This design comes from an exercise in tuning for small area and a short achievable clock period on the open sky130 flow, not from production work. The series may have gaps, and a smaller design here may also do less where the tests do not look. No functional check of the RTL was part of any run shown here.

==> flow/design.v <==
`timescale 1ns / 1ps
`timescale 1ns / 1ps
`timescale 1ns / 1ps
`timescale 1ns / 1ps
`timescale 1ns / 1ps
`timescale 1ns / 1ps
`timescale 1ns / 1ps
`timescale 1ns / 1ps
`timescale 1ns / 1ps
`timescale 1ns / 1ps
`timescale 1ns / 1ps
module mulmag (
    input  [30:0] a,
    input  [23:0] b,
    output [30:0] p
);
    wire [30:0] t [0:23];
    genvar i;
    generate
        for (i = 0; i < 16; i = i + 1) begin : fr
            assign t[i] = b[i] ? (a >> (16 - i)) : 31'd0;
        end
        for (i = 16; i < 24; i = i + 1) begin : it
            assign t[i] = b[i] ? (a << (i - 16)) : 31'd0;
        end
    endgenerate
    assign p = t[0] + t[1] + t[2] + t[3] + t[4] + t[5] + t[6] + t[7]
             + t[8] + t[9] + t[10] + t[11] + t[12] + t[13] + t[14] + t[15]
             + t[16] + t[17] + t[18] + t[19] + t[20] + t[21] + t[22] + t[23];
endmodule
module mulsm (
    input  [31:0] a,
    input  [24:0] b,       
    input         v,
    output [31:0] p
);
    wire [30:0] m;
    mulmag u (.a(a[30:0]), .b(b[23:0] & {24{v}}), .p(m));
    assign p = {(a[31] & v) ^ b[24], m};
endmodule
module smadd (
    input  [31:0] x,
    input  [31:0] y,
    output [31:0] z
);
    wire        same = x[31] == y[31];
    wire [31:0] d    = {1'b0, x[30:0]} - {1'b0, y[30:0]};
    wire        ge   = ~d[31];
    wire [30:0] s    = x[30:0] + y[30:0];
    wire [30:0] dn   = y[30:0] - x[30:0];
    assign z[30:0] = same ? s : (ge ? d[30:0] : dn);
    assign z[31]   = (same | ge) ? x[31] : y[31];
endmodule
module conv2d_3x3 #(
    parameter SIZE  = 32 ,
    WEIGHT = 34,
    LENGHT = 302
) (
    input clk,
    input reset_n,
    input load,
    input en,
    input [SIZE-1:0] in,
    input [SIZE-1:0] k1,
    input [SIZE-1:0] k2,
    input [SIZE-1:0] k3,
    input [SIZE-1:0] k4,
    input [SIZE-1:0] k5,
    input [SIZE-1:0] k6,
    input [SIZE-1:0] k7,
    input [SIZE-1:0] k8,
    input [SIZE-1:0] k9,
    output valid_out,
    output[SIZE-1:0] out
);
    localparam N = 2 * WEIGHT + 4;    
    reg  [32*N-1:0] chain;
    always @(posedge clk)
        if (load) chain <= {chain[32*(N-1)-1:0], in};
    wire [31:0] c [0:N-1];
    genvar g;
    generate
        for (g = 0; g < N; g = g + 1) begin : cw
            assign c[g] = chain[32*g +: 32];
        end
    endgenerate
    reg [6:0] cnt;
    always @(posedge clk or negedge reset_n)
        if (!reset_n)            cnt <= 7'd0;
        else if (load && cnt != N) cnt <= cnt + 7'd1;
    reg e1, e2, e3, e4, e5;
    always @(posedge clk or negedge reset_n)
        if (!reset_n) {e1, e2, e3, e4, e5} <= 5'b0;
        else if (load) {e1, e2, e3, e4, e5} <= {en, e1, e2, e3, e4};
    reg [24:0] kr1, kr2, kr3, kr4, kr5, kr6, kr7, kr8, kr9;
    always @(posedge clk)
        if (load) begin
            kr1 <= {k1[31], k1[23:0]}; kr2 <= {k2[31], k2[23:0]};
            kr3 <= {k3[31], k3[23:0]}; kr4 <= {k4[31], k4[23:0]};
            kr5 <= {k5[31], k5[23:0]}; kr6 <= {k6[31], k6[23:0]};
            kr7 <= {k7[31], k7[23:0]}; kr8 <= {k8[31], k8[23:0]};
            kr9 <= {k9[31], k9[23:0]};
        end
    localparam W = WEIGHT;
    wire [31:0] p1, p2, p3, p4, p5, p6, p7, p8, p9;
    mulsm m1 (.a(c[2*W+3]), .b(kr1), .v(cnt > 2*W+3), .p(p1));
    mulsm m2 (.a(c[2*W+2]), .b(kr2), .v(cnt > 2*W+2), .p(p2));
    mulsm m3 (.a(c[2*W+1]), .b(kr3), .v(cnt > 2*W+1), .p(p3));
    mulsm m4 (.a(c[W+3]),   .b(kr4), .v(cnt > W+3),   .p(p4));
    mulsm m5 (.a(c[W+2]),   .b(kr5), .v(cnt > W+2),   .p(p5));
    mulsm m6 (.a(c[W+1]),   .b(kr6), .v(cnt > W+1),   .p(p6));
    mulsm m7 (.a(c[3]),     .b(kr7), .v(cnt > 3),     .p(p7));
    mulsm m8 (.a(c[2]),     .b(kr8), .v(cnt > 2),     .p(p8));
    wire [31:0] s12, s34, s56, s78;
    smadd a12 (.x(p1), .y(p2), .z(s12));
    smadd a34 (.x(p3), .y(p4), .z(s34));
    smadd a56 (.x(p5), .y(p6), .z(s56));
    smadd a78 (.x(p7), .y(p8), .z(s78));
    reg [31:0] r12, r34, r56, r78;
    reg [24:0] kd9;
    always @(posedge clk)
        if (load) begin
            r12 <= s12; r34 <= s34; r56 <= s56; r78 <= s78; kd9 <= kr9;
        end
    wire [31:0] s1234, s5678, s18;
    smadd a1234 (.x(r12), .y(r34), .z(s1234));
    smadd a5678 (.x(r56), .y(r78), .z(s5678));
    smadd a18   (.x(s1234), .y(s5678), .z(s18));
    reg [31:0] r18;
    reg [24:0] kdd9;
    always @(posedge clk)
        if (load) begin
            r18 <= s18; kdd9 <= kd9;
        end
    wire [31:0] sall;
    mulsm m9 (.a(c[3]), .b(kdd9), .v(cnt > 3), .p(p9));
    smadd a19 (.x(r18), .y(p9), .z(sall));
    reg [31:0] r19;
    always @(posedge clk)
        if (load) r19 <= sall;
    reg [31:0] r_out;
    always @(posedge clk)
        if (load) r_out <= r19;
    assign out       = r_out;
    assign valid_out = e5;
endmodule
==> flow/run.sh <==
#!/bin/bash
# synth_recipe.tcl (not shown) runs the flow's synth.tcl, then flattens the netlist and writes it again
# the make line also repeats each setting of config.mk as NAME=value (left out here)
make -C /OpenROAD-flow-scripts/flow DESIGN_CONFIG=/design/flow/config.mk WORK_HOME=/design/flow/orfs CLKGATE_MAP_FILE= SYNTH_SCRIPT=/design/flow/synth_recipe.tcl finish
==> flow/config.mk <==
export PLATFORM = sky130hd
export DESIGN_NAME = conv2d_3x3
export DESIGN_NICKNAME = conv2d_3x3
export VERILOG_FILES = /design/flow/design.v
export SDC_FILE = /design/flow/constraint.sdc
export NUM_CORES = 8
export LEC_CHECK = 0
export CAP_MARGIN = 20
export CORE_MARGIN = 2
export CORE_UTILIZATION = 32
export PLACE_DENSITY = 0.42
export SLEW_MARGIN = 20
==> flow/constraint.sdc <==
create_clock -name core_clock -period 40.0 [get_ports {clk}]
set_input_delay 8.0000 -clock core_clock [delete_from_list [all_inputs] [get_ports {clk}]]
set_output_delay 8.0000 -clock core_clock [all_outputs]
set_load 0.01 [all_outputs]
Figure 1. Clock wires, drivers and flops (run 1).
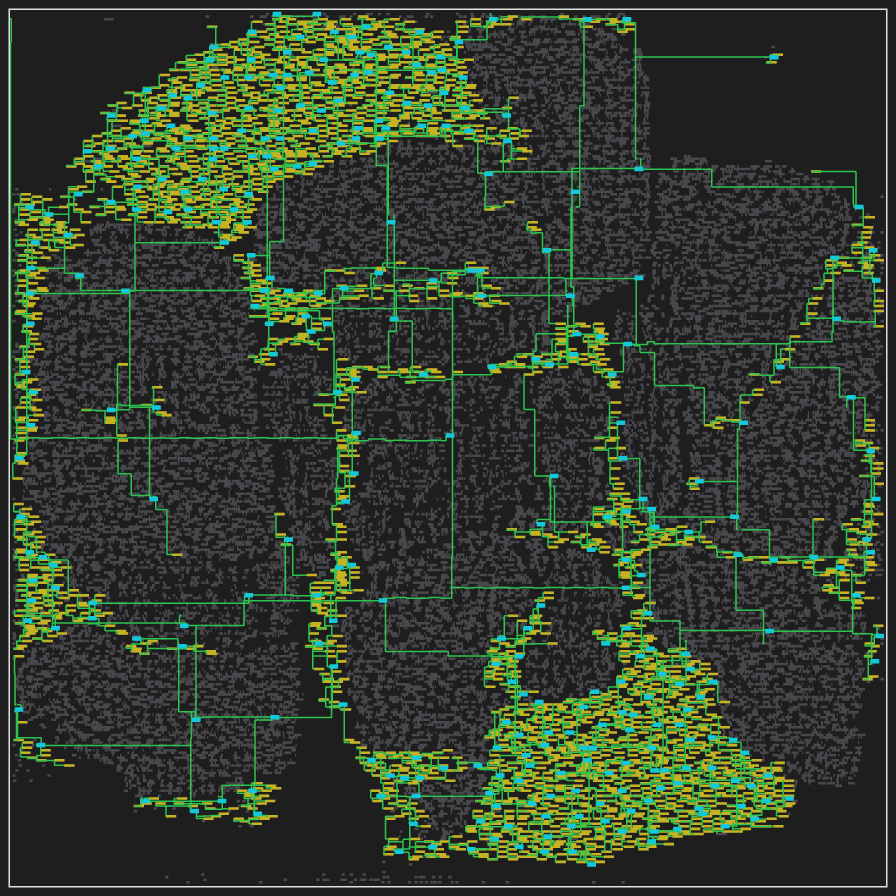
- yellow: flip-flops (count 2815)
- cyan: cells driving clock nets (count 333)
- green: clock wires (length 45.2 mm)
- routed clock nets: 334
- flops lie: all over the die
clock skew: 94.14 ps
worst skew pair latency: 1040 ps

Figure 2. The metal 2 layer (run 1).
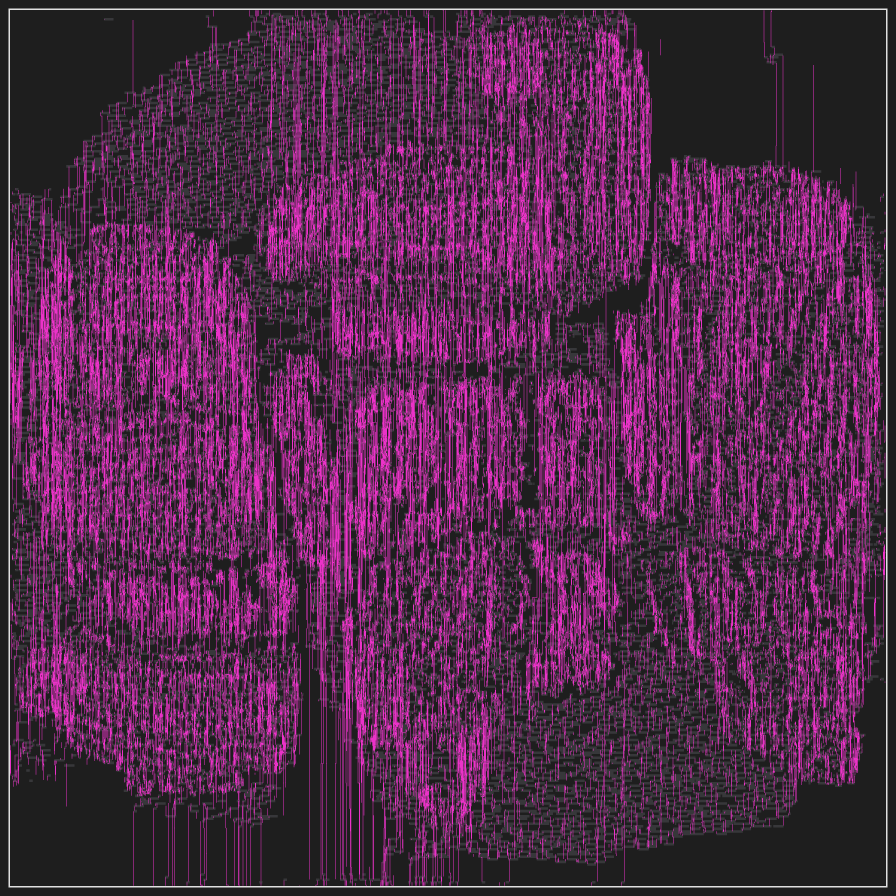
- main direction: vertical
- wire length on this layer: 400 mm
DR vias: 185200
global-route met2 utilization: 31.74%
final WL: 821100 µm

Figure 3. Routing congestion map (run 1).
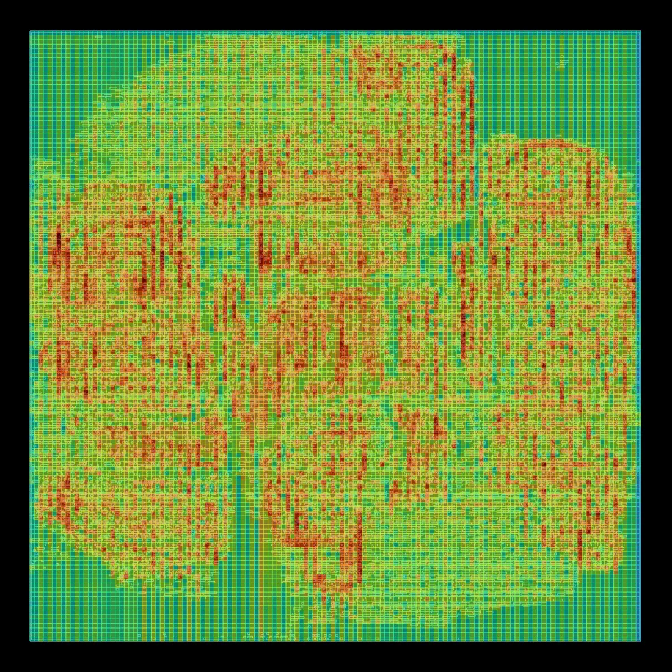
wire per inst: 21.50 µm
gr usage total: 18.59%
met1 usage: 25.91%

==> out/metrics.csv, run 1 <==
stage,metric,value,unit
run_status,status,timing/DRC/antenna clean,
cells_and_area,Largest register FFs,2304,
clock_tree,postcts setup bufs,0,
cells_and_area,Seq. cell area,84470,µm²
place,gpl congestion,0.8772,
worst_setup_path,worst endpoint required time,40670,ps
timing,final setup fails,0,
logic_synthesis,Async SR Flop Fraction,0.4263,%
routing,Initial DRC Count,12220,
worst_setup_path,max incr delay on CP,910,ps
timing,hold_ws,348.5,ps
global_route,GRT overflow,0,
cells_and_area,Finished Core Util,35.17,%
worst_setup_path,CP Data Arrival Time,16790,ps
place,Place WS,23300,ps
logic_synthesis,largest family of logic cells by synthesized area,adder cells,
cells_and_area,non-filler cells in the finished layout,38200,
logic_synthesis,Synth Area in Compound Gates,6.701,%
worst_setup_path,worst-case reg-to-reg path depth,46,
timing,final worst path period need,16120,ps
cells_and_area,Multi-input gate area,171600,µm²
logic_synthesis,synth unique cells,92,
worst_setup_path,reg-to-reg critical path endpoint,r19[23],
cells_and_area,Final Instance Area,306600,µm²
floorplanning,Die ar.,881200,µm²
hold_path,Min-Delay Path Class,reg -> reg,
run,max_cap viols,0,
worst_setup_path,CP endpoint kind,register,
global_route,GRT Max-Usage Layer,met2,
timing,"Hold Vio Cnt, Final",0,
timing,worst-margin pin slew,1187,ps
cells_and_area,fillers,87590,
timing,setup TNS,0,ps
logic_synthesis,Post-Syn Area per Cell,10.47,µm²
clock_tree,CTS tree,done,
logic_synthesis,cell taking the most area after synthesis,fa_1,
cells_and_area,#MultiIn Comb,17530,
cells_and_area,Largest Register,chain,
logic_synthesis,Synth Area in Adders,38.90,%
routing,met3 wire len,30600,µm
floorplanning,Rows,343,
logic_synthesis,sequential area share after synthesis,30.21,%
clock_tree,CTS Buffer Depth,4,
worst_setup_path,CP startpoint kind,register,
logic_synthesis,share of the synthesized area in the top cell type,31.88,%
worst_setup_path,Top Family by Delay on Critical Path,adder cells,
cells_and_area,"commonest non-fill, non-tap cell in the layout",inv_1,
routing,DRT Pass-1 Iters,6,
timing,FMAX,62.03,MHz
==> run 2: too many edits to list; what changed since run 1 <==
flow/design.v: 146 -> 2915 lines; modules unchanged: 0
  smadd: edited, 13 -> 35 lines
  mulmag: edited, 19 -> 2755 lines
  fa_cell: new, 4 lines
  ha_cell: new, 4 lines
  mulsm: edited, 10 -> 10 lines
  conv2d_3x3: edited, 93 -> 96 lines
==> module smadd as of run 2 <==
module smadd (input [31:0] x, input [31:0] y, output [31:0] z);
    wire        op = x[31] ^ y[31];
    wire [30:0] a = x[30:0];
    wire [30:0] b = y[30:0] ^ {31{op}};
    wire [30:0] g0 = a & b;
    wire [30:0] p0 = a ^ b;
    wire [30:0] G [0:5];
    wire [30:0] P [0:5];
    assign G[0] = g0;
    assign P[0] = p0;
    genvar l, i;
    generate
        for (l = 0; l < 5; l = l + 1) begin : lv
            for (i = 0; i < 31; i = i + 1) begin : bt
                if ((i >> l) & 1) begin : m
                    localparam integer j = ((i >> l) << l) - 1;
                    assign G[l+1][i] = G[l][i] | (P[l][i] & G[l][j]);
                    assign P[l+1][i] = P[l][i] & P[l][j];
                end else begin : k
                    assign G[l+1][i] = G[l][i];
                    assign P[l+1][i] = P[l][i];
                end
            end
        end
    endgenerate
    wire [30:0] gc = G[5];   
    wire [30:0] pc = P[5];   
    wire [30:0] c0 = {gc[29:0], 1'b0};
    wire [30:0] c1 = {gc[29:0] | pc[29:0], 1'b1};
    wire [30:0] u0 = p0 ^ c0;
    wire [30:0] u1 = p0 ^ c1;
    wire        co = gc[30];           
    assign z[30:0] = ~op ? u0 : (co ? u1 : ~u0);
    assign z[31]   = (op & ~co & ~(&pc)) ? y[31] : x[31];
endmodule
==> module fa_cell as of run 2 <==
module fa_cell (input a, input b, input c, output s, output co);
    assign s = a ^ b ^ c;
    assign co = (a & b) | (a & c) | (b & c);
endmodule
==> module ha_cell as of run 2 <==
module ha_cell (input a, input b, output s, output co);
    assign s = a ^ b;
    assign co = a & b;
endmodule
==> module mulsm as of run 2 <==
module mulsm (
    input  [31:0] a,
    input  [24:0] b,
    input         v,
    output [31:0] p
);
    wire [30:0] m;
    mulmag u (.a(a[30:0]), .b(b[23:0]), .p(m));
    assign p = {(a[31] & v) ^ b[24], m};
endmodule
==> module conv2d_3x3 as of run 2 <==
module conv2d_3x3 #(
    parameter SIZE  = 32 ,
    WEIGHT = 34,
    LENGHT = 302
) (
    input clk,
    input reset_n,
    input load,
    input en,
    input [SIZE-1:0] in,
    input [SIZE-1:0] k1,
    input [SIZE-1:0] k2,
    input [SIZE-1:0] k3,
    input [SIZE-1:0] k4,
    input [SIZE-1:0] k5,
    input [SIZE-1:0] k6,
    input [SIZE-1:0] k7,
    input [SIZE-1:0] k8,
    input [SIZE-1:0] k9,
    output valid_out,
    output[SIZE-1:0] out
);
    localparam W = WEIGHT;
    localparam N = 2 * W + 4;    
    reg  [32*N-1:0] chain;
    always @(posedge clk)
        if (load) chain <= {chain[32*(N-1)-1:0], in};
    wire [31:0] c [0:N-1];
    genvar g;
    generate
        for (g = 0; g < N; g = g + 1) begin : cw
            assign c[g] = chain[32*g +: 32];
        end
    endgenerate
    reg [6:0] cnt;
    always @(posedge clk or negedge reset_n)
        if (!reset_n)              cnt <= 7'd0;
        else if (load && cnt != N) cnt <= cnt + 7'd1;
    reg e1, e2, e3, e4, e5;
    always @(posedge clk or negedge reset_n)
        if (!reset_n) {e1, e2, e3, e4, e5} <= 5'b0;
        else if (load) {e1, e2, e3, e4, e5} <= {en, e1, e2, e3, e4};
    reg [24:0] kr1, kr2, kr3, kr4, kr5, kr6, kr7, kr8, kr9;
    always @(posedge clk)
        if (load) begin
            kr1 <= {k1[31], k1[23:0] & {24{cnt >= 2*W+3}}};
            kr2 <= {k2[31], k2[23:0] & {24{cnt >= 2*W+2}}};
            kr3 <= {k3[31], k3[23:0] & {24{cnt >= 2*W+1}}};
            kr4 <= {k4[31], k4[23:0] & {24{cnt >= W+3}}};
            kr5 <= {k5[31], k5[23:0] & {24{cnt >= W+2}}};
            kr6 <= {k6[31], k6[23:0] & {24{cnt >= W+1}}};
            kr7 <= {k7[31], k7[23:0] & {24{cnt >= 3}}};
            kr8 <= {k8[31], k8[23:0] & {24{cnt >= 2}}};
            kr9 <= {k9[31], k9[23:0] & {24{cnt >= 1}}};
        end
    wire [31:0] p1, p2, p3, p4, p5, p6, p7, p8, p9;
    mulsm m1 (.a(c[2*W+3]), .b(kr1), .v(cnt > 2*W+3), .p(p1));
    mulsm m2 (.a(c[2*W+2]), .b(kr2), .v(cnt > 2*W+2), .p(p2));
    mulsm m3 (.a(c[2*W+1]), .b(kr3), .v(cnt > 2*W+1), .p(p3));
    mulsm m4 (.a(c[W+3]),   .b(kr4), .v(cnt > W+3),   .p(p4));
    mulsm m5 (.a(c[W+2]),   .b(kr5), .v(cnt > W+2),   .p(p5));
    mulsm m6 (.a(c[W+1]),   .b(kr6), .v(cnt > W+1),   .p(p6));
    mulsm m7 (.a(c[3]),     .b(kr7), .v(cnt > 3),     .p(p7));
    mulsm m8 (.a(c[2]),     .b(kr8), .v(cnt > 2),     .p(p8));
    wire [31:0] s12, s34, s56, s78;
    smadd a12 (.x(p1), .y(p2), .z(s12));
    smadd a34 (.x(p3), .y(p4), .z(s34));
    smadd a56 (.x(p5), .y(p6), .z(s56));
    smadd a78 (.x(p7), .y(p8), .z(s78));
    reg [31:0] r12, r34, r56, r78;
    reg [24:0] kd9;
    always @(posedge clk)
        if (load) begin
            r12 <= s12; r34 <= s34; r56 <= s56; r78 <= s78; kd9 <= kr9;
        end
    wire [31:0] s1234, s5678, s18;
    smadd a1234 (.x(r12), .y(r34), .z(s1234));
    smadd a5678 (.x(r56), .y(r78), .z(s5678));
    smadd a18   (.x(s1234), .y(s5678), .z(s18));
    mulsm m9 (.a(c[2]), .b(kd9), .v(cnt > 2), .p(p9));
    reg [31:0] r18, rp9;
    always @(posedge clk)
        if (load) begin
            r18 <= s18; rp9 <= p9;
        end
    wire [31:0] sall;
    smadd a19 (.x(r18), .y(rp9), .z(sall));
    reg [31:0] r19;
    always @(posedge clk)
        if (load) r19 <= sall;
    reg [31:0] r_out;
    always @(posedge clk)
        if (load) r_out <= r19;
    assign out       = r_out;
    assign valid_out = e5;
endmodule
==> flow/flow/run.sh (new file) <==
#!/bin/bash
set -euo pipefail
export SETUP_SLACK_MARGIN=${FLOW_SETUP_MARGIN:-30}
bash standard.sh > flow_make.log 2>&1
==> flow/standard.sh (new file) <==
#!/bin/bash
# synth_recipe.tcl (not shown) runs the flow's synth.tcl, then flattens the netlist and writes it again
# the make line also repeats each setting of config.mk as NAME=value (left out here)
make -C /OpenROAD-flow-scripts/flow DESIGN_CONFIG=/design/flow/config.mk WORK_HOME=/design/flow/orfs CLKGATE_MAP_FILE= SYNTH_SCRIPT=/design/flow/synth_recipe.tcl "${@:-finish}"
--- a/flow/config.mk
+++ b/flow/config.mk
@@ -8,5 +8,6 @@
 export CAP_MARGIN = 20
 export CORE_MARGIN = 2
-export CORE_UTILIZATION = 32
-export PLACE_DENSITY = 0.42
+export CORE_UTILIZATION = 45
+export PLACE_DENSITY = 0.55
 export SLEW_MARGIN = 20
+export SYNTH_HIERARCHICAL = 1
removed: flow/run.sh
Figure 4. Routing congestion map (run 2).
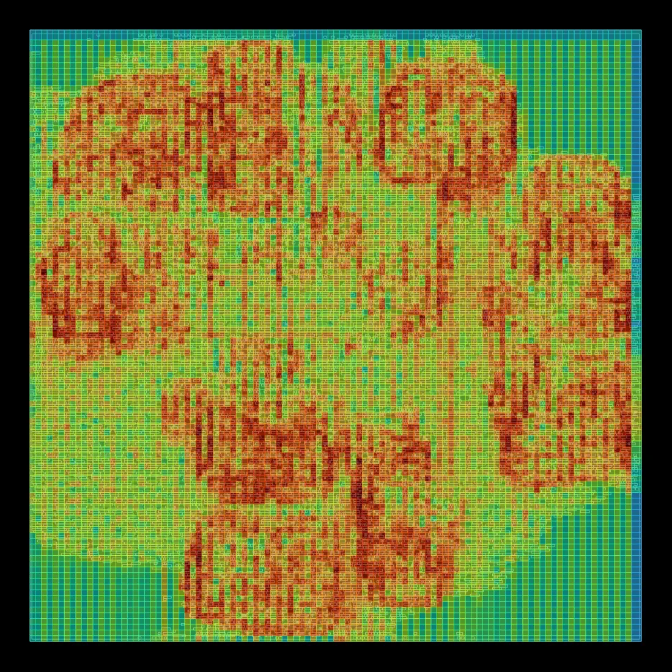
gr usage total: 25.78%
Finished Core Util: 49.62%
met1 usage: 33.67%
wire per inst: 25.78 µm

==> run 2 against run 1 <==
Still clean. Critical path depth fell by 45. Die area fell by 38%. Synthesized area fell by 14%. Count of clock-buffer cells in the layout fell by 47. Synthesized cell count fell by 28%. Hold slack improved by 26 ps. Register-to-register slack improved by 6400 ps. Critical path type is now reg -> out. Critical endpoint is now out[18]. Largest cell class unchanged. Highest routed layer unchanged.
==> out/metrics.csv, run 2 <==
stage,metric,value,unit,change
run_status,status,timing/DRC/antenna clean,,
cells_and_area,Seq. cell area,84680,µm²,+0.25%
timing,FMAX,101.3,MHz,+63%
logic_synthesis,largest family of logic cells by synthesized area,adder cells,,
timing,clock skew,80.24,ps,-13.91 ps
logic_synthesis,synth unique cells,85,,-7.6%
clock_tree,postcts setup bufs,122,,+122
cells_and_area,Final Instance Area,264700,µm²,-14%
logic_synthesis,Async SR Flop Fraction,0.4252,%,-0.0011 points
worst_setup_path,CP endpoint kind,primary output,,
logic_synthesis,Synth Area in Adders,41.99,%,+3.1 points
worst_setup_path,Top Family by Delay on Critical Path,buffers and inverters,,
logic_synthesis,Post-Syn Area per Cell,12.53,µm²,+20%
cells_and_area,Largest Register,chain,,
worst_setup_path,reg-to-reg critical path endpoint,r12[6],,
global_route,GRT overflow,0,,unchanged
place,gpl congestion,0.8945,,+2.0%
global_route,GRT Max-Usage Layer,met2,,
worst_setup_path,max incr delay on CP,600,ps,-310 ps
cells_and_area,"commonest non-fill, non-tap cell in the layout",nand2_1,,
place,Place WS,26210,ps,+2912 ps
cells_and_area,Largest register FFs,2304,,unchanged
cells_and_area,#MultiIn Comb,14850,,-15%
logic_synthesis,sequential area share after synthesis,35.09,%,+4.9 points
timing,setup TNS,0,ps,unchanged
floorplanning,Die ar.,542200,µm²,-38%
logic_synthesis,share of the synthesized area in the top cell type,38.55,%,+6.7 points
cells_and_area,non-filler cells in the finished layout,26660,,-30%
worst_setup_path,worst endpoint required time,32000,ps,-8670 ps
timing,final worst path period need,9874,ps,-6246 ps
hold_path,Min-Delay Path Class,reg -> reg,,
timing,"Hold Vio Cnt, Final",0,,unchanged
worst_setup_path,worst-case reg-to-reg path depth,29,,-37%
run,max_cap viols,0,,unchanged
clock_tree,worst skew pair latency,980,ps,-60 ps
clock_tree,CTS tree,done,,
timing,hold_ws,374.3,ps,+25.82 ps
routing,DRT Pass-1 Iters,6,,unchanged
Figure 5. The metal 2 layer (run 2).
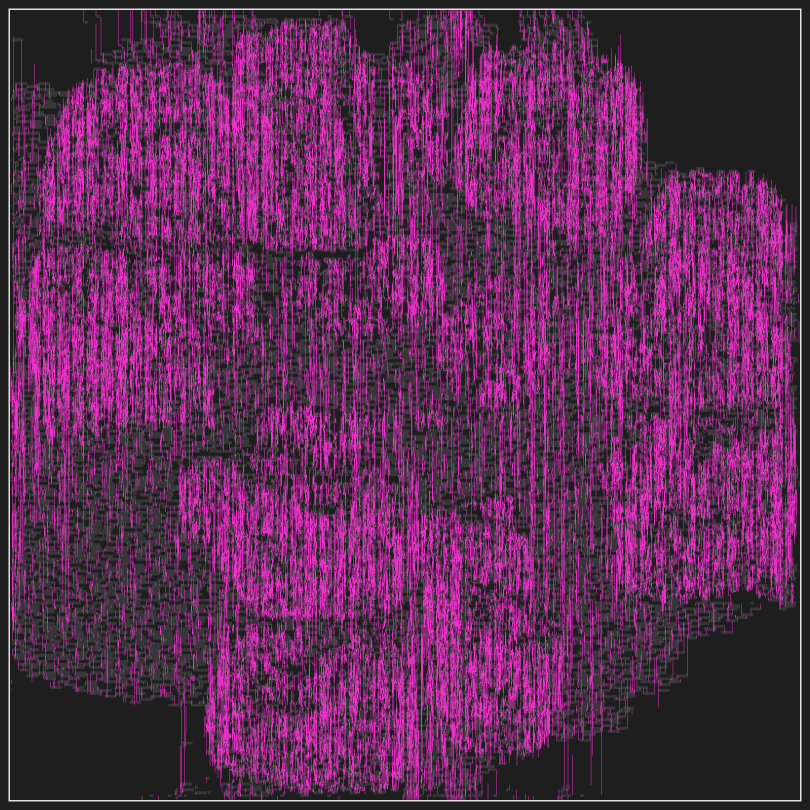
- main direction: vertical
- nets with wire on the layer: 21863
- wire length on this layer: 329 mm
global-route met2 utilization: 42.42%
DR vias: 152500
final WL: 687500 µm

==> run 2 -> run 3 <==
==> flow/flow/run.sh (replaced) <==
#!/bin/bash
# Standard ORFS layout with timing repair aimed below the design's period
# (repair_timing treats slack under SETUP_SLACK_MARGIN as a violation) and
# plain buffers on the ports.  The SDC is the standard flow's, unchanged.
set -euo pipefail
export SETUP_SLACK_MARGIN=30.6
export BUFFER_PORTS_ARGS="-buffer_cell sky130_fd_sc_hd__buf_4"
bash standard.sh > flow_make.log 2>&1
Figure 6. Routing congestion map (run 3).
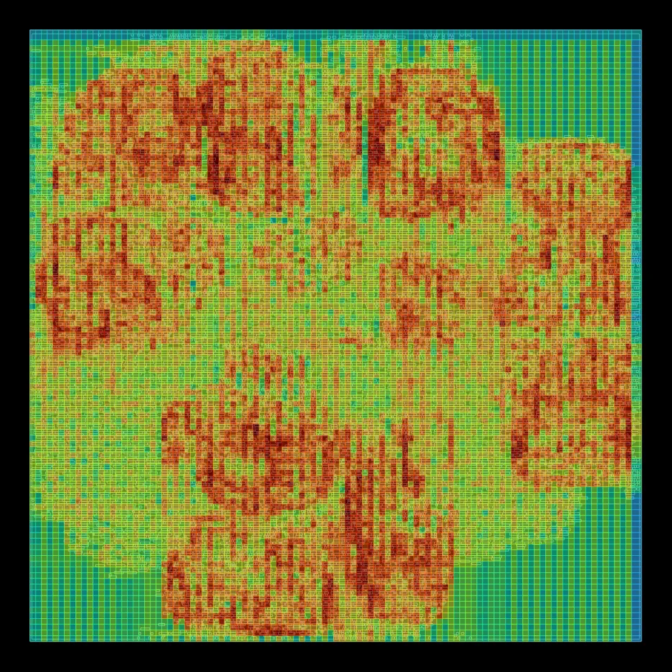
global-route met2 utilization: 42.18%
wire per inst: 25.79 µm
gr usage total: 25.81%

==> run 3 against run 2 <==
Routed wire length rose by 0.69%. Still clean. First-iteration DRC count rose by 0.64%. Sequential share of layout area fell by 0.39 points. Register-to-register slack improved by 480 ps. Non-clock buffer count rose by 147. Hold slack got worse by 28 ps. Die area did not move. Via count rose by 0.60%. Setup slack improved by 160 ps.
==> out/metrics.csv, run 3 <==
stage,metric,value,unit,change
logic_synthesis,synth unique cells,85,,unchanged
clock_tree,worst skew pair latency,990,ps,about the same
worst_setup_path,CP endpoint kind,primary output,,
cells_and_area,inverter count,383,,
cells_and_area,#MultiIn Comb,14850,,+0.040%
worst_setup_path,worst endpoint required time,32000,ps,about the same
timing,setup TNS,0,ps,unchanged
timing,"Hold Vio Cnt, Final",0,,unchanged
cells_and_area,Largest register FFs,2304,,unchanged
run,max_cap viols,0,,unchanged
logic_synthesis,Synth Area in Adders,41.99,%,unchanged
logic_synthesis,largest family of logic cells by synthesized area,adder cells,,
timing,worst-margin pin slew,1092,ps,
clock_tree,CTS Root Cell,clkbuf_16,,
timing,clock skew,76.64,ps,-3.594 ps
global_route,met1 usage,33.81,%,+0.14 points
cells_and_area,Seq. cell area,84680,µm²,unchanged
logic_synthesis,Post-Syn Area per Cell,12.53,µm²,unchanged
worst_setup_path,WP depth,1,,
logic_synthesis,sequential area share after synthesis,35.09,%,unchanged
global_route,GRT Max-Usage Layer,met2,,
place,Place WS,23360,ps,-2848 ps
logic_synthesis,share of the synthesized area in the top cell type,38.55,%,unchanged
cells_and_area,fillers,46340,,
clock_tree,postcts setup bufs,177,,+45%
logic_synthesis,Async SR Flop Fraction,0.4252,%,unchanged
worst_setup_path,Top Family by Delay on Critical Path,flip-flops,,
clock_tree,CTS tree,done,,
floorplanning,Die ar.,542200,µm²,unchanged
cells_and_area,Largest Register,chain,,
place,gpl congestion,0.9058,,+1.3%
worst_setup_path,max incr delay on CP,540,ps,-60 ps
cells_and_area,"commonest non-fill, non-tap cell in the layout",nand2_1,,
cells_and_area,non-filler cells in the finished layout,26840,,+0.66%
routing,DRT Pass-1 Iters,6,,unchanged
run_status,status,timing/DRC/antenna clean,,
hold_path,Min-Delay Path Class,reg -> reg,,
timing,hold_ws,346.8,ps,-27.56 ps
worst_setup_path,reg-to-reg critical path endpoint,r78[22],,
timing,FMAX,102.9,MHz,+1.6%
timing,final worst path period need,9718,ps,-155.8 ps
Figure 7. The metal 2 layer (run 3).
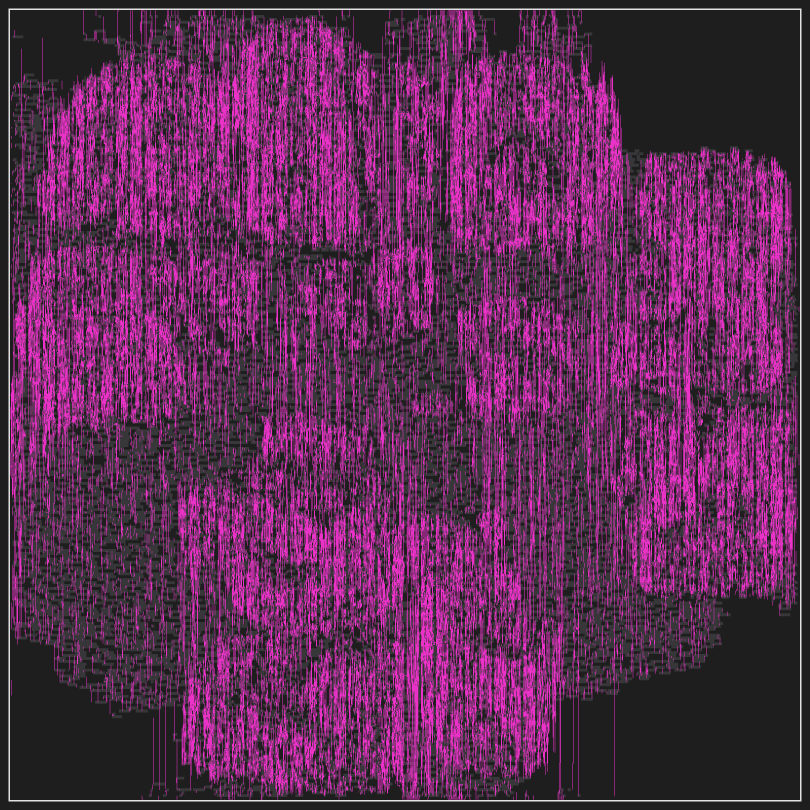
- main direction: vertical
- share of all routed wire: 48%
- nets with wire on the layer: 22065
DR vias: 153400
final WL: 692200 µm

--- run 4: outline of the changes from run 3 ---
flow/design.v: 2915 -> 3745 lines; modules unchanged: 0
  csa4: new, 320 lines
  csa3: new, 222 lines
  cadd32: new, 168 lines
  cadd31: new, 112 lines
  mul_rows: new, 2753 lines
  fa_cell: edited, 4 -> 4 lines
  wrap31: new, 4 lines
  pair_add: new, 16 lines
  p9_add: new, 15 lines
  smadd: edited, 35 -> 13 lines
  conv2d_3x3: edited, 96 -> 107 lines
  removed: mulmag, ha_cell, mulsm
==> module cadd31 as of run 4 <==
module cadd31 (input [30:0] a, input [30:0] b, output [30:0] s0, output [30:0] s1, output co0, output co1);
    wire [30:0] g = a & b;
    wire [30:0] p = a ^ b;
    wire G1_1 = g[1] | (p[1] & g[0]);
    wire P1_1 = p[1] & p[0];
    wire G3_2 = g[3] | (p[3] & g[2]);
    wire P3_2 = p[3] & p[2];
    wire G5_3 = g[5] | (p[5] & g[4]);
    wire P5_3 = p[5] & p[4];
    wire G7_4 = g[7] | (p[7] & g[6]);
    wire P7_4 = p[7] & p[6];
    wire G9_5 = g[9] | (p[9] & g[8]);
    wire P9_5 = p[9] & p[8];
    wire G11_6 = g[11] | (p[11] & g[10]);
    wire P11_6 = p[11] & p[10];
    wire G13_7 = g[13] | (p[13] & g[12]);
    wire P13_7 = p[13] & p[12];
    wire G15_8 = g[15] | (p[15] & g[14]);
    wire P15_8 = p[15] & p[14];
    wire G17_9 = g[17] | (p[17] & g[16]);
    wire P17_9 = p[17] & p[16];
    wire G19_10 = g[19] | (p[19] & g[18]);
    wire P19_10 = p[19] & p[18];
    wire G21_11 = g[21] | (p[21] & g[20]);
    wire P21_11 = p[21] & p[20];
    wire G23_12 = g[23] | (p[23] & g[22]);
    wire P23_12 = p[23] & p[22];
    wire G25_13 = g[25] | (p[25] & g[24]);
    wire P25_13 = p[25] & p[24];
    wire G27_14 = g[27] | (p[27] & g[26]);
    wire P27_14 = p[27] & p[26];
    wire G29_15 = g[29] | (p[29] & g[28]);
    wire P29_15 = p[29] & p[28];
    wire G3_16 = G3_2 | (P3_2 & G1_1);
    wire P3_16 = P3_2 & P1_1;
    wire G7_17 = G7_4 | (P7_4 & G5_3);
    wire P7_17 = P7_4 & P5_3;
    wire G11_18 = G11_6 | (P11_6 & G9_5);
    wire P11_18 = P11_6 & P9_5;
    wire G15_19 = G15_8 | (P15_8 & G13_7);
    wire P15_19 = P15_8 & P13_7;
    wire G19_20 = G19_10 | (P19_10 & G17_9);
    wire P19_20 = P19_10 & P17_9;
    wire G23_21 = G23_12 | (P23_12 & G21_11);
    wire P23_21 = P23_12 & P21_11;
    wire G27_22 = G27_14 | (P27_14 & G25_13);
    wire P27_22 = P27_14 & P25_13;
    wire G7_23 = G7_17 | (P7_17 & G3_16);
    wire P7_23 = P7_17 & P3_16;
    wire G15_24 = G15_19 | (P15_19 & G11_18);
    wire P15_24 = P15_19 & P11_18;
    wire G23_25 = G23_21 | (P23_21 & G19_20);
    wire P23_25 = P23_21 & P19_20;
    wire G15_26 = G15_24 | (P15_24 & G7_23);
    wire P15_26 = P15_24 & P7_23;
    wire G2_27 = g[2] | (p[2] & G1_1);
    wire P2_27 = p[2] & P1_1;
    wire G4_28 = g[4] | (p[4] & G3_16);
    wire P4_28 = p[4] & P3_16;
    wire G5_29 = G5_3 | (P5_3 & G3_16);
    wire P5_29 = P5_3 & P3_16;
    wire G6_30 = g[6] | (p[6] & G5_29);
    wire P6_30 = p[6] & P5_29;
    wire G8_31 = g[8] | (p[8] & G7_23);
    wire P8_31 = p[8] & P7_23;
    wire G9_32 = G9_5 | (P9_5 & G7_23);
    wire P9_32 = P9_5 & P7_23;
    wire G10_33 = g[10] | (p[10] & G9_32);
    wire P10_33 = p[10] & P9_32;
    wire G11_34 = G11_18 | (P11_18 & G7_23);
    wire P11_34 = P11_18 & P7_23;
    wire G12_35 = g[12] | (p[12] & G11_34);
    wire P12_35 = p[12] & P11_34;
    wire G13_36 = G13_7 | (P13_7 & G11_34);
    wire P13_36 = P13_7 & P11_34;
    wire G14_37 = g[14] | (p[14] & G13_36);
    wire P14_37 = p[14] & P13_36;
    wire G16_38 = g[16] | (p[16] & G15_26);
    wire P16_38 = p[16] & P15_26;
    wire G17_39 = G17_9 | (P17_9 & G15_26);
    wire P17_39 = P17_9 & P15_26;
    wire G18_40 = g[18] | (p[18] & G17_39);
    wire P18_40 = p[18] & P17_39;
    wire G19_41 = G19_20 | (P19_20 & G15_26);
    wire P19_41 = P19_20 & P15_26;
    wire G20_42 = g[20] | (p[20] & G19_41);
    wire P20_42 = p[20] & P19_41;
    wire G21_43 = G21_11 | (P21_11 & G19_41);
    wire P21_43 = P21_11 & P19_41;
    wire G22_44 = g[22] | (p[22] & G21_43);
    wire P22_44 = p[22] & P21_43;
    wire G23_45 = G23_25 | (P23_25 & G15_26);
    wire P23_45 = P23_25 & P15_26;
    wire G24_46 = g[24] | (p[24] & G23_45);
    wire P24_46 = p[24] & P23_45;
    wire G25_47 = G25_13 | (P25_13 & G23_45);
    wire P25_47 = P25_13 & P23_45;
    wire G26_48 = g[26] | (p[26] & G25_47);
    wire P26_48 = p[26] & P25_47;
    wire G27_49 = G27_22 | (P27_22 & G23_45);
    wire P27_49 = P27_22 & P23_45;
    wire G28_50 = g[28] | (p[28] & G27_49);
    wire P28_50 = p[28] & P27_49;
    wire G29_51 = G29_15 | (P29_15 & G27_49);
    wire P29_51 = P29_15 & P27_49;
    wire G30_52 = g[30] | (p[30] & G29_51);
    wire P30_52 = p[30] & P29_51;
    assign s0 = p ^ {G29_51, G28_50, G27_49, G26_48, G25_47, G24_46, G23_45, G22_44, G21_43, G20_42, G19_41, G18_40, G17_39, G16_38, G15_26, G14_37, G13_36, G12_35, G11_34, G10_33, G9_32, G8_31, G7_23, G6_30, G5_29, G4_28, G3_16, G2_27, G1_1, g[0], 1'b0};
    assign s1 = p ^ {(G29_51 | P29_51), (G28_50 | P28_50), (G27_49 | P27_49), (G26_48 | P26_48), (G25_47 | P25_47), (G24_46 | P24_46), (G23_45 | P23_45), (G22_44 | P22_44), (G21_43 | P21_43), (G20_42 | P20_42), (G19_41 | P19_41), (G18_40 | P18_40), (G17_39 | P17_39), (G16_38 | P16_38), (G15_26 | P15_26), (G14_37 | P14_37), (G13_36 | P13_36), (G12_35 | P12_35), (G11_34 | P11_34), (G10_33 | P10_33), (G9_32 | P9_32), (G8_31 | P8_31), (G7_23 | P7_23), (G6_30 | P6_30), (G5_29 | P5_29), (G4_28 | P4_28), (G3_16 | P3_16), (G2_27 | P2_27), (G1_1 | P1_1), (g[0] | p[0]), 1'b1};
    assign co0 = G30_52;
    assign co1 = G30_52 | P30_52;
endmodule
==> module wrap31 as of run 4 <==
module wrap31 (input [30:0] ra, input [30:0] rb, output c);
    wire [31:0] t = {1'b0, ra} + {1'b0, rb} + 32'd1;
    assign c = ~t[31];
endmodule
==> module csa3 as of run 4 <==
module csa3 (input [30:0] r0, input [30:0] r1, input [30:0] r2, input ci, output [31:0] sa, output [31:0] sb);
    wire s1;
    wire c2;
    wire s3;
    wire c4;
    wire s5;
    wire c6;
    wire s7;
    wire c8;
    wire s9;
    wire c10;
    wire s11;
    wire c12;
    wire s13;
    wire c14;
    wire s15;
    wire c16;
    wire s17;
    wire c18;
    wire s19;
    wire c20;
    wire s21;
    wire c22;
    wire s23;
    wire c24;
    wire s25;
    wire c26;
    wire s27;
    wire c28;
    wire s29;
    wire c30;
    wire s31;
    wire c32;
    wire s33;
    wire c34;
    wire s35;
    wire c36;
    wire s37;
    wire c38;
    wire s39;
    wire c40;
    wire s41;
    wire c42;
    wire s43;
    wire c44;
    wire s45;
    wire c46;
    wire s47;
    wire c48;
    wire s49;
    wire c50;
    wire s51;
    wire c52;
    wire s53;
    wire c54;
    wire s55;
    wire c56;
    wire s57;
    wire c58;
    wire s59;
    wire c60;
    wire s61;
    wire c62;
    wire s63;
    wire c64;
    wire s65;
    wire c66;
    wire s67;
    wire c68;
    wire s69;
    wire c70;
    wire s71;
    wire c72;
    wire s73;
    wire c74;
    wire s75;
    wire c76;
    wire s77;
    wire c78;
    wire s79;
    wire c80;
    wire s81;
    wire c82;
    wire s83;
    wire c84;
    wire s85;
    wire c86;
    wire s87;
    wire c88;
    wire s89;
    wire c90;
    wire s91;
    wire c92;
    wire s93;
    wire c94;
    wire s95;
    wire c96;
    wire s97;
    wire c98;
    wire s99;
    wire c100;
    wire s101;
    wire c102;
    wire s103;
    wire c104;
    wire s105;
    wire c106;
    wire s107;
    wire c108;
    wire s109;
    wire c110;
    wire s111;
    wire c112;
    wire s113;
    wire c114;
    wire s115;
    wire c116;
    wire s117;
    wire c118;
    wire s119;
    wire c120;
    wire s121;
    wire c122;
    wire s123;
    wire c124;
    assign s1 = ~(r0[0] ^ r1[0]);
    assign c2 = r0[0] | r1[0];
    assign s3 = ~(r0[1] ^ r1[1]);
    assign c4 = r0[1] | r1[1];
    assign s5 = ~(r0[2] ^ r1[2]);
    assign c6 = r0[2] | r1[2];
    assign s7 = ~(r0[3] ^ r1[3]);
    assign c8 = r0[3] | r1[3];
    assign s9 = ~(r0[4] ^ r1[4]);
    assign c10 = r0[4] | r1[4];
    assign s11 = ~(r0[5] ^ r1[5]);
    assign c12 = r0[5] | r1[5];
    assign s13 = ~(r0[6] ^ r1[6]);
    assign c14 = r0[6] | r1[6];
    assign s15 = ~(r0[7] ^ r1[7]);
    assign c16 = r0[7] | r1[7];
    assign s17 = ~(r0[8] ^ r1[8]);
    assign c18 = r0[8] | r1[8];
    assign s19 = ~(r0[9] ^ r1[9]);
    assign c20 = r0[9] | r1[9];
    assign s21 = ~(r0[10] ^ r1[10]);
    assign c22 = r0[10] | r1[10];
    assign s23 = ~(r0[11] ^ r1[11]);
    assign c24 = r0[11] | r1[11];
    assign s25 = ~(r0[12] ^ r1[12]);
    assign c26 = r0[12] | r1[12];
    assign s27 = ~(r0[13] ^ r1[13]);
    assign c28 = r0[13] | r1[13];
    assign s29 = ~(r0[14] ^ r1[14]);
    assign c30 = r0[14] | r1[14];
    assign s31 = ~(r0[15] ^ r1[15]);
    assign c32 = r0[15] | r1[15];
    assign s33 = ~(r0[16] ^ r1[16]);
    assign c34 = r0[16] | r1[16];
    assign s35 = ~(r0[17] ^ r1[17]);
    assign c36 = r0[17] | r1[17];
    assign s37 = ~(r0[18] ^ r1[18]);
    assign c38 = r0[18] | r1[18];
    assign s39 = ~(r0[19] ^ r1[19]);
    assign c40 = r0[19] | r1[19];
    assign s41 = ~(r0[20] ^ r1[20]);
    assign c42 = r0[20] | r1[20];
    assign s43 = ~(r0[21] ^ r1[21]);
    assign c44 = r0[21] | r1[21];
    assign s45 = ~(r0[22] ^ r1[22]);
    assign c46 = r0[22] | r1[22];
    assign s47 = ~(r0[23] ^ r1[23]);
    assign c48 = r0[23] | r1[23];
    assign s49 = ~(r0[24] ^ r1[24]);
    assign c50 = r0[24] | r1[24];
    assign s51 = ~(r0[25] ^ r1[25]);
    assign c52 = r0[25] | r1[25];
    assign s53 = ~(r0[26] ^ r1[26]);
    assign c54 = r0[26] | r1[26];
    assign s55 = ~(r0[27] ^ r1[27]);
    assign c56 = r0[27] | r1[27];
    assign s57 = ~(r0[28] ^ r1[28]);
    assign c58 = r0[28] | r1[28];
    assign s59 = ~(r0[29] ^ r1[29]);
    assign c60 = r0[29] | r1[29];
    assign s61 = ~(r0[30] ^ r1[30]);
    assign c62 = r0[30] | r1[30];
    assign s63 = ~(s1 ^ r2[0]);
    assign c64 = s1 | r2[0];
    fa_cell us65 (.a(c2), .b(s3), .c(r2[1]), .s(s65), .co(c66));
    fa_cell us67 (.a(c4), .b(s5), .c(r2[2]), .s(s67), .co(c68));
    fa_cell us69 (.a(c6), .b(s7), .c(r2[3]), .s(s69), .co(c70));
    fa_cell us71 (.a(c8), .b(s9), .c(r2[4]), .s(s71), .co(c72));
    fa_cell us73 (.a(c10), .b(s11), .c(r2[5]), .s(s73), .co(c74));
    fa_cell us75 (.a(c12), .b(s13), .c(r2[6]), .s(s75), .co(c76));
    fa_cell us77 (.a(c14), .b(s15), .c(r2[7]), .s(s77), .co(c78));
    fa_cell us79 (.a(c16), .b(s17), .c(r2[8]), .s(s79), .co(c80));
    fa_cell us81 (.a(c18), .b(s19), .c(r2[9]), .s(s81), .co(c82));
    fa_cell us83 (.a(c20), .b(s21), .c(r2[10]), .s(s83), .co(c84));
    fa_cell us85 (.a(c22), .b(s23), .c(r2[11]), .s(s85), .co(c86));
    fa_cell us87 (.a(c24), .b(s25), .c(r2[12]), .s(s87), .co(c88));
    fa_cell us89 (.a(c26), .b(s27), .c(r2[13]), .s(s89), .co(c90));
    fa_cell us91 (.a(c28), .b(s29), .c(r2[14]), .s(s91), .co(c92));
    fa_cell us93 (.a(c30), .b(s31), .c(r2[15]), .s(s93), .co(c94));
    fa_cell us95 (.a(c32), .b(s33), .c(r2[16]), .s(s95), .co(c96));
    fa_cell us97 (.a(c34), .b(s35), .c(r2[17]), .s(s97), .co(c98));
    fa_cell us99 (.a(c36), .b(s37), .c(r2[18]), .s(s99), .co(c100));
    fa_cell us101 (.a(c38), .b(s39), .c(r2[19]), .s(s101), .co(c102));
    fa_cell us103 (.a(c40), .b(s41), .c(r2[20]), .s(s103), .co(c104));
    fa_cell us105 (.a(c42), .b(s43), .c(r2[21]), .s(s105), .co(c106));
    fa_cell us107 (.a(c44), .b(s45), .c(r2[22]), .s(s107), .co(c108));
    fa_cell us109 (.a(c46), .b(s47), .c(r2[23]), .s(s109), .co(c110));
    fa_cell us111 (.a(c48), .b(s49), .c(r2[24]), .s(s111), .co(c112));
    fa_cell us113 (.a(c50), .b(s51), .c(r2[25]), .s(s113), .co(c114));
    fa_cell us115 (.a(c52), .b(s53), .c(r2[26]), .s(s115), .co(c116));
    fa_cell us117 (.a(c54), .b(s55), .c(r2[27]), .s(s117), .co(c118));
    fa_cell us119 (.a(c56), .b(s57), .c(r2[28]), .s(s119), .co(c120));
    fa_cell us121 (.a(c58), .b(s59), .c(r2[29]), .s(s121), .co(c122));
    fa_cell us123 (.a(c60), .b(s61), .c(r2[30]), .s(s123), .co(c124));
    assign sa = {c124, c122, c120, c118, c116, c114, c112, c110, c108, c106, c104, c102, c100, c98, c96, c94, c92, c90, c88, c86, c84, c82, c80, c78, c76, c74, c72, c70, c68, c66, c64, s63};
    assign sb = {c62, s123, s121, s119, s117, s115, s113, s111, s109, s107, s105, s103, s101, s99, s97, s95, s93, s91, s89, s87, s85, s83, s81, s79, s77, s75, s73, s71, s69, s67, s65, ci};
endmodule
==> module pair_add as of run 4 <==
module pair_add (
    input  [30:0] ra1, input [30:0] rb1, input s1,
    input  [30:0] ra2, input [30:0] rb2, input s2,
    output [31:0] z
);
    wire        op = s1 ^ s2;
    wire [31:0] sa, sb, h0, h1;
    wire        c1, c2, u0, u1;
    csa4 cs (.r0(ra1), .r1(rb1), .r2(ra2 ^ {31{op}}), .r3(rb2 ^ {31{op}}), .ci(~op), .sa(sa), .sb(sb));
    cadd32 ad (.a(sa), .b(sb), .s0(h0), .s1(h1), .co0(u0), .co1(u1));
    wrap31 w1 (.ra(ra1), .rb(rb1), .c(c1));
    wrap31 w2 (.ra(ra2), .rb(rb2), .c(c2));
    wire        neg = op & (~h0[31] ^ c1 ^ c2);
    assign z[30:0] = ~op ? ~h1[30:0] : (neg ? h1[30:0] : ~h0[30:0]);
    assign z[31]   = neg ? s2 : s1;
endmodule
==> module fa_cell as of run 4 <==
module fa_cell (input a, input b, input c, output s, output co);
    assign s  = a ^ b ^ c;
    assign co = (a & b) | (a & c) | (b & c);
endmodule
==> module p9_add as of run 4 <==
module p9_add (
    input  [30:0] xi, input sx,
    input  [30:0] ra, input [30:0] rb, input s9,
    output [31:0] z
);
    wire        op = sx ^ s9;
    wire [31:0] sa, sb, h0, h1;
    wire        c9, u0, u1;
    csa3 cs (.r0(xi), .r1(ra ^ {31{op}}), .r2(rb ^ {31{op}}), .ci(~op), .sa(sa), .sb(sb));
    cadd32 ad (.a(sa), .b(sb), .s0(h0), .s1(h1), .co0(u0), .co1(u1));
    wrap31 w9 (.ra(ra), .rb(rb), .c(c9));
    wire        neg = op & (~h0[31] ^ c9);
    assign z[30:0] = ~op ? ~h1[30:0] : (neg ? h1[30:0] : ~h0[30:0]);
    assign z[31]   = neg ? s9 : sx;
endmodule
==> module smadd as of run 4 <==
module smadd #(parameter INV = 0) (
    input  [31:0] x,
    input  [31:0] y,
    output [31:0] z
);
    wire        op = x[31] ^ y[31];
    wire [30:0] u0, u1;
    wire        c0, ge;
    cadd31 ad (.a(x[30:0]), .b(y[30:0] ^ {31{op}}), .s0(u0), .s1(u1), .co0(c0), .co1(ge));
    wire [30:0] m = ~op ? u0 : (ge ? u1 : ~u0);
    assign z[30:0] = INV ? ~m : m;
    assign z[31]   = (op & ~ge) ? y[31] : x[31];
endmodule
Figure 8. The metal 2 layer (run 4).
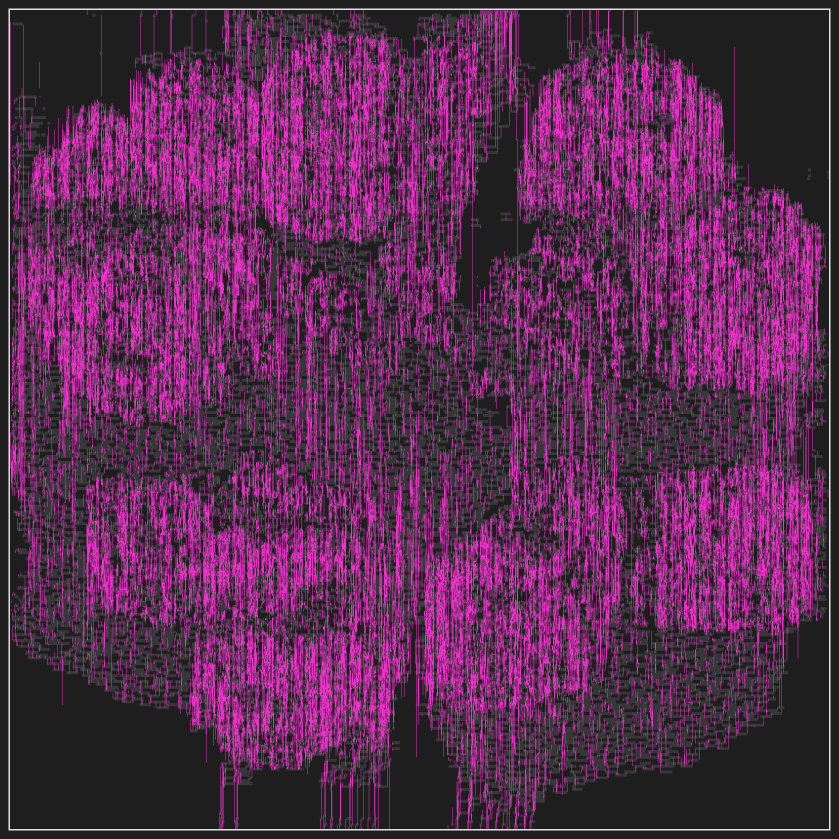
- share of all routed wire: 47%
- nets with wire on the layer: 22482
DR vias: 153400
final WL: 692100 µm
global-route met2 utilization: 38.83%

==> run 4 against run 3 <==
Setup slack better by 81 ps. Critical path depth did not move. Synthesized area is 7.2% higher. Hold slack better by 14 ps. Highest routed layer unchanged. Final cell count increased by 2.8%. Fmax grew 0.85%. Still clean.
==> out/metrics.csv, run 4 <==
stage,metric,value,unit,change
floorplanning,Chip Height,762.4,µm,
run_status,status,timing/DRC/antenna clean,,
floorplanning,IO Pins,357,,
run,max_cap viols,0,,unchanged
clock_tree,Resized cells post-CTS,217,,
floorplanning,Die ar.,581200,µm²,+7.2%
routing,DR top layer,met5,,
timing,worst-margin pin slew,1220,ps,+128.0 ps
clock_tree,postcts setup bufs,126,,-29%
cells_and_area,num sequential,2815,,
cells_and_area,buffer share of cell area,3.928,%,
place,Place WS,24430,ps,+1065 ps
worst_setup_path,worst-case reg-to-reg path depth,24,,
clock_tree,CTS Root Cell,clkbuf_16,,
worst_setup_path,CP endpoint kind,primary output,,
worst_setup_path,reg-to-reg critical path endpoint,r34[27],,
clock_tree,CTS Buffer Depth,4,,
timing,max-slew violations,0,,
cells_and_area,#MultiIn Comb,14700,,-1.1%
cells_and_area,post-layout net count,25860,,
clock_tree,worst skew pair latency,1000,ps,about the same
worst_setup_path,crit path max-delay cell type,edfxtp_1,,
floorplanning,Initial Util,45.17,%,
timing,Slew headroom,18.70,%,
timing,clock skew,122.2,ps,+45.55 ps
global_route,met1 usage,32.07,%,-1.7 points
timing,RSZ-0062 raised after global routing,true,,
worst_setup_path,Top Family by Delay on Critical Path,flip-flops,,
logic_synthesis,Synth Instances,20700,,
routing,Final ANT Viol Nets,0,,
global_route,vias in the first global route,168300,,
global_route,global-route wire length before repair,1051000,µm,
cells_and_area,multi-input combinational area share,56.68,%,
cells_and_area,Area Overhead vs Synth,5.468,%,
cells_and_area,inverter count,991,,+160%
worst_setup_path,crit path kind,reg -> out,,
worst_setup_path,worst path cell trace,buf_6,,
place,PortBufs,293,,
routing,vias per cell,5.560,,
cells_and_area,Largest Register,chain,,
worst_setup_path,CP Buf/Inv Count,1,,
worst_setup_path,Critical Path Sink,out[4],,
cells_and_area,Final Instance Area,272900,µm²,
floorplanning,Tap Count,7560,,
hold_path,Min-Delay Path Class,reg -> reg,,
timing,final worst path period need,9637,ps,-81.40 ps
floorplanning,core box area,572900,µm²,
cells_and_area,fillers,50480,,+8.9%
worst_setup_path,origin of the worst setup path,r_out[4],,
timing,hold_ws,360.3,ps,+13.54 ps
worst_setup_path,WP depth,1,,unchanged
cells_and_area,non-filler cells in the finished layout,27590,,+2.8%
timing,setup TNS,0,ps,unchanged
routing,wire length on met2,326300,µm,
worst_setup_path,CP startpoint kind,register,,
timing,FMAX,103.8,MHz,+0.85%
cells_and_area,Multi-input gate area,154700,µm²,
place,DP Area,257600,µm²,
cells_and_area,Seq. cell area,84470,µm²,-0.25%
clock_tree,Post-CTS Hold Buffers,0,,
worst_setup_path,max incr delay on CP,470,ps,-70 ps
cells_and_area,"commonest non-fill, non-tap cell in the layout",nand2_1,,
worst_setup_path,worst endpoint required time,32000,ps,about the same
timing,"Hold Vio Cnt, Final",0,,unchanged
clock_tree,CTS tree,done,,
routing,Initial DRC Count,13140,,
cells_and_area,final-layout clock buffer total,366,,
hold_path,Worst Hold Path EP,chain[1025],,
cells_and_area,Largest register FFs,2304,,unchanged
routing,DRT Pass-1 Iters,6,,unchanged
logic_synthesis,Post-Syn Area per Cell,12.51,µm²,-0.24%
global_route,GRT Max-Usage Layer,met2,,
place,gpl congestion,0.8895,,-1.8%
Figure 9. Wire density map (run 4).
38 x 38 tiles, from dark purple (low) to yellow (high), scaled to the fullest tile. Values are wire area over tile area, all layers added.
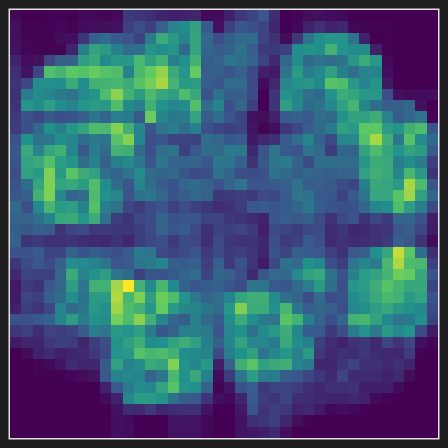
- tiles over half the peak: 21%
- fullest tile: 0.65
- nearly empty tiles: 12%
wire per inst: 25.09 µm
gr usage total: 24.02%


==> layout pictures side by side <==
Wire density map.
image #1
37 x 37 tiles, from dark purple (low) to yellow (high), scaled to the fullest tile. Values are wire area over tile area, all layers added.
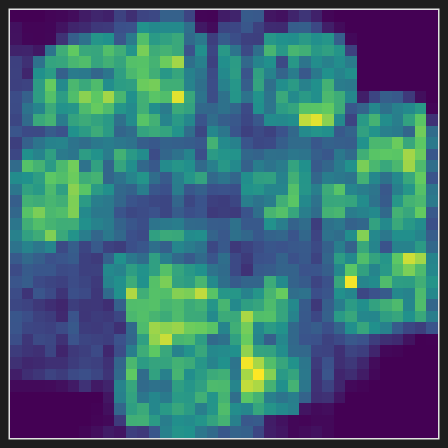
image #2
23 x 23 tiles, from dark purple (low) to yellow (high), scaled to the fullest tile. Values are wire area over tile area, all layers added.
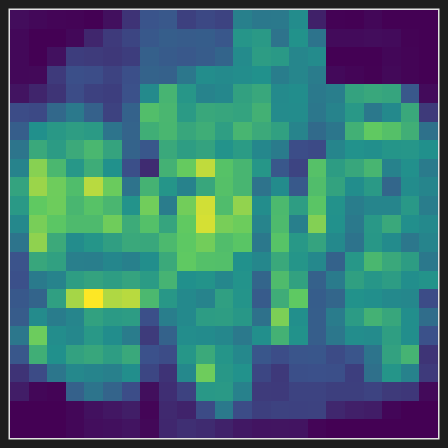
run 1: image #2
run 2: image #1

Key to image #2:
- fullest tile: 0.36
- tiles over half the peak: 37%
- nearly empty tiles: 8.3%
- mean over tiles: 0.14


==> screenshots <==
Clock wires, drivers and flops.
panel A
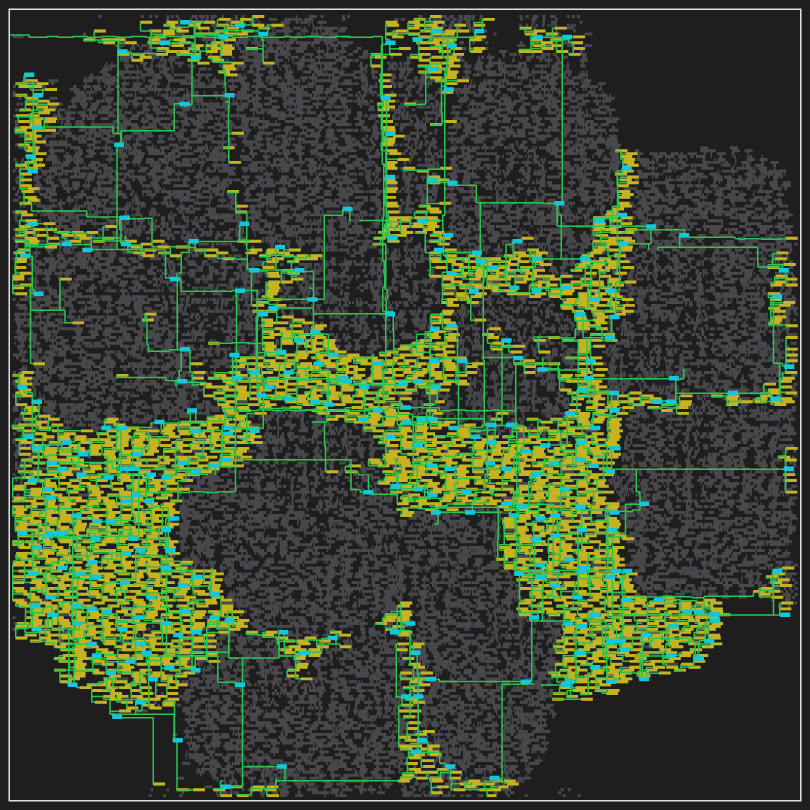
panel B
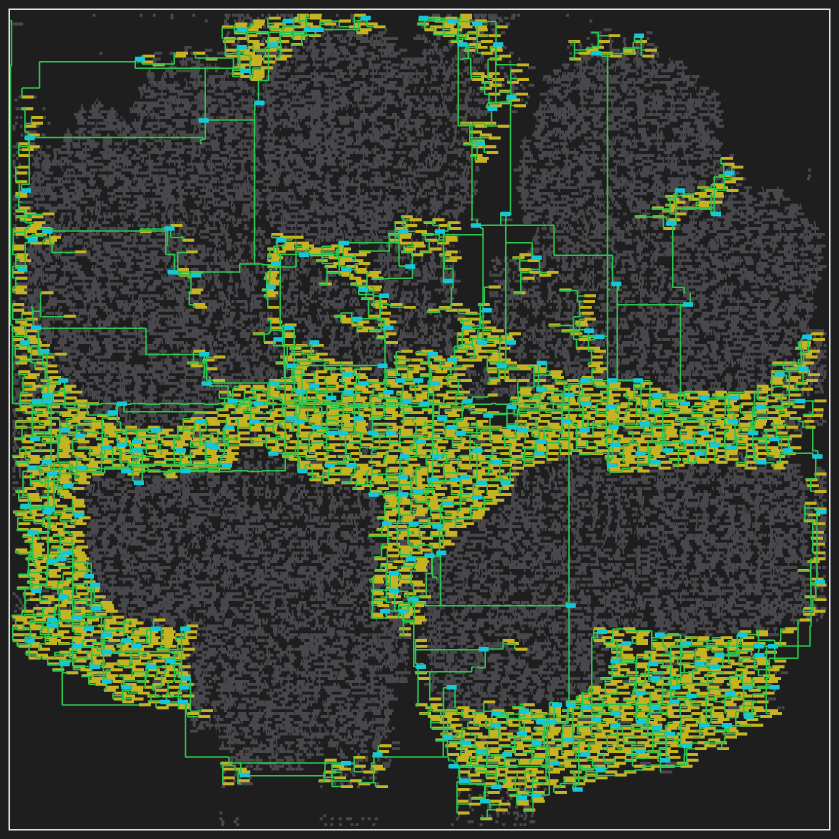
panel A -> run 3
panel B -> run 4

Key to panel B:
- cyan: cells driving clock nets (count 305)
- yellow: flip-flops (count 2815)
- green: clock wires (length 37.8 mm)
- routed clock nets: 306

separate check: timing with driven ports:
In the flow no input, the clock included, has a driving cell. The finished layouts below were timed again as built, in two steps.
Step 1, drivers: a clkbuf_16 drives clk and a buf_2 each remaining input, both assumed.
Step 2 adds t to the input delays and takes it off the output delays; t is the mean of the earliest and latest rising clock arrival at the registers after step 1. Input paths then give back, and output paths get back, about the clock's delay inside the block.
Three values: ideal ports, drivers, drivers and shift; two values: the first two.
run | shift t [ns] | slack for setup (ns) | worst hold slack (ns)
run 1 | 1.153 | 23.880 / 23.880 / 23.722 | 0.349 / 0.349 / 0.349
run 2 | 1.067 | 30.126 / 29.944 / 28.876 | 0.374 / 0.374 / 0.374
run 3 | 1.083 | 30.282 / 30.161 / 29.325 | 0.347 / 0.347 / 0.347
run 4 | 1.068 | 30.363 / 30.232 / 29.216 | 0.360 / 0.360 / 0.360
After both steps every run listed still meets setup and hold. The setup slack of run 2, which loses most, moves by -0.182 ns with the drivers and by -1.250 ns with both steps.
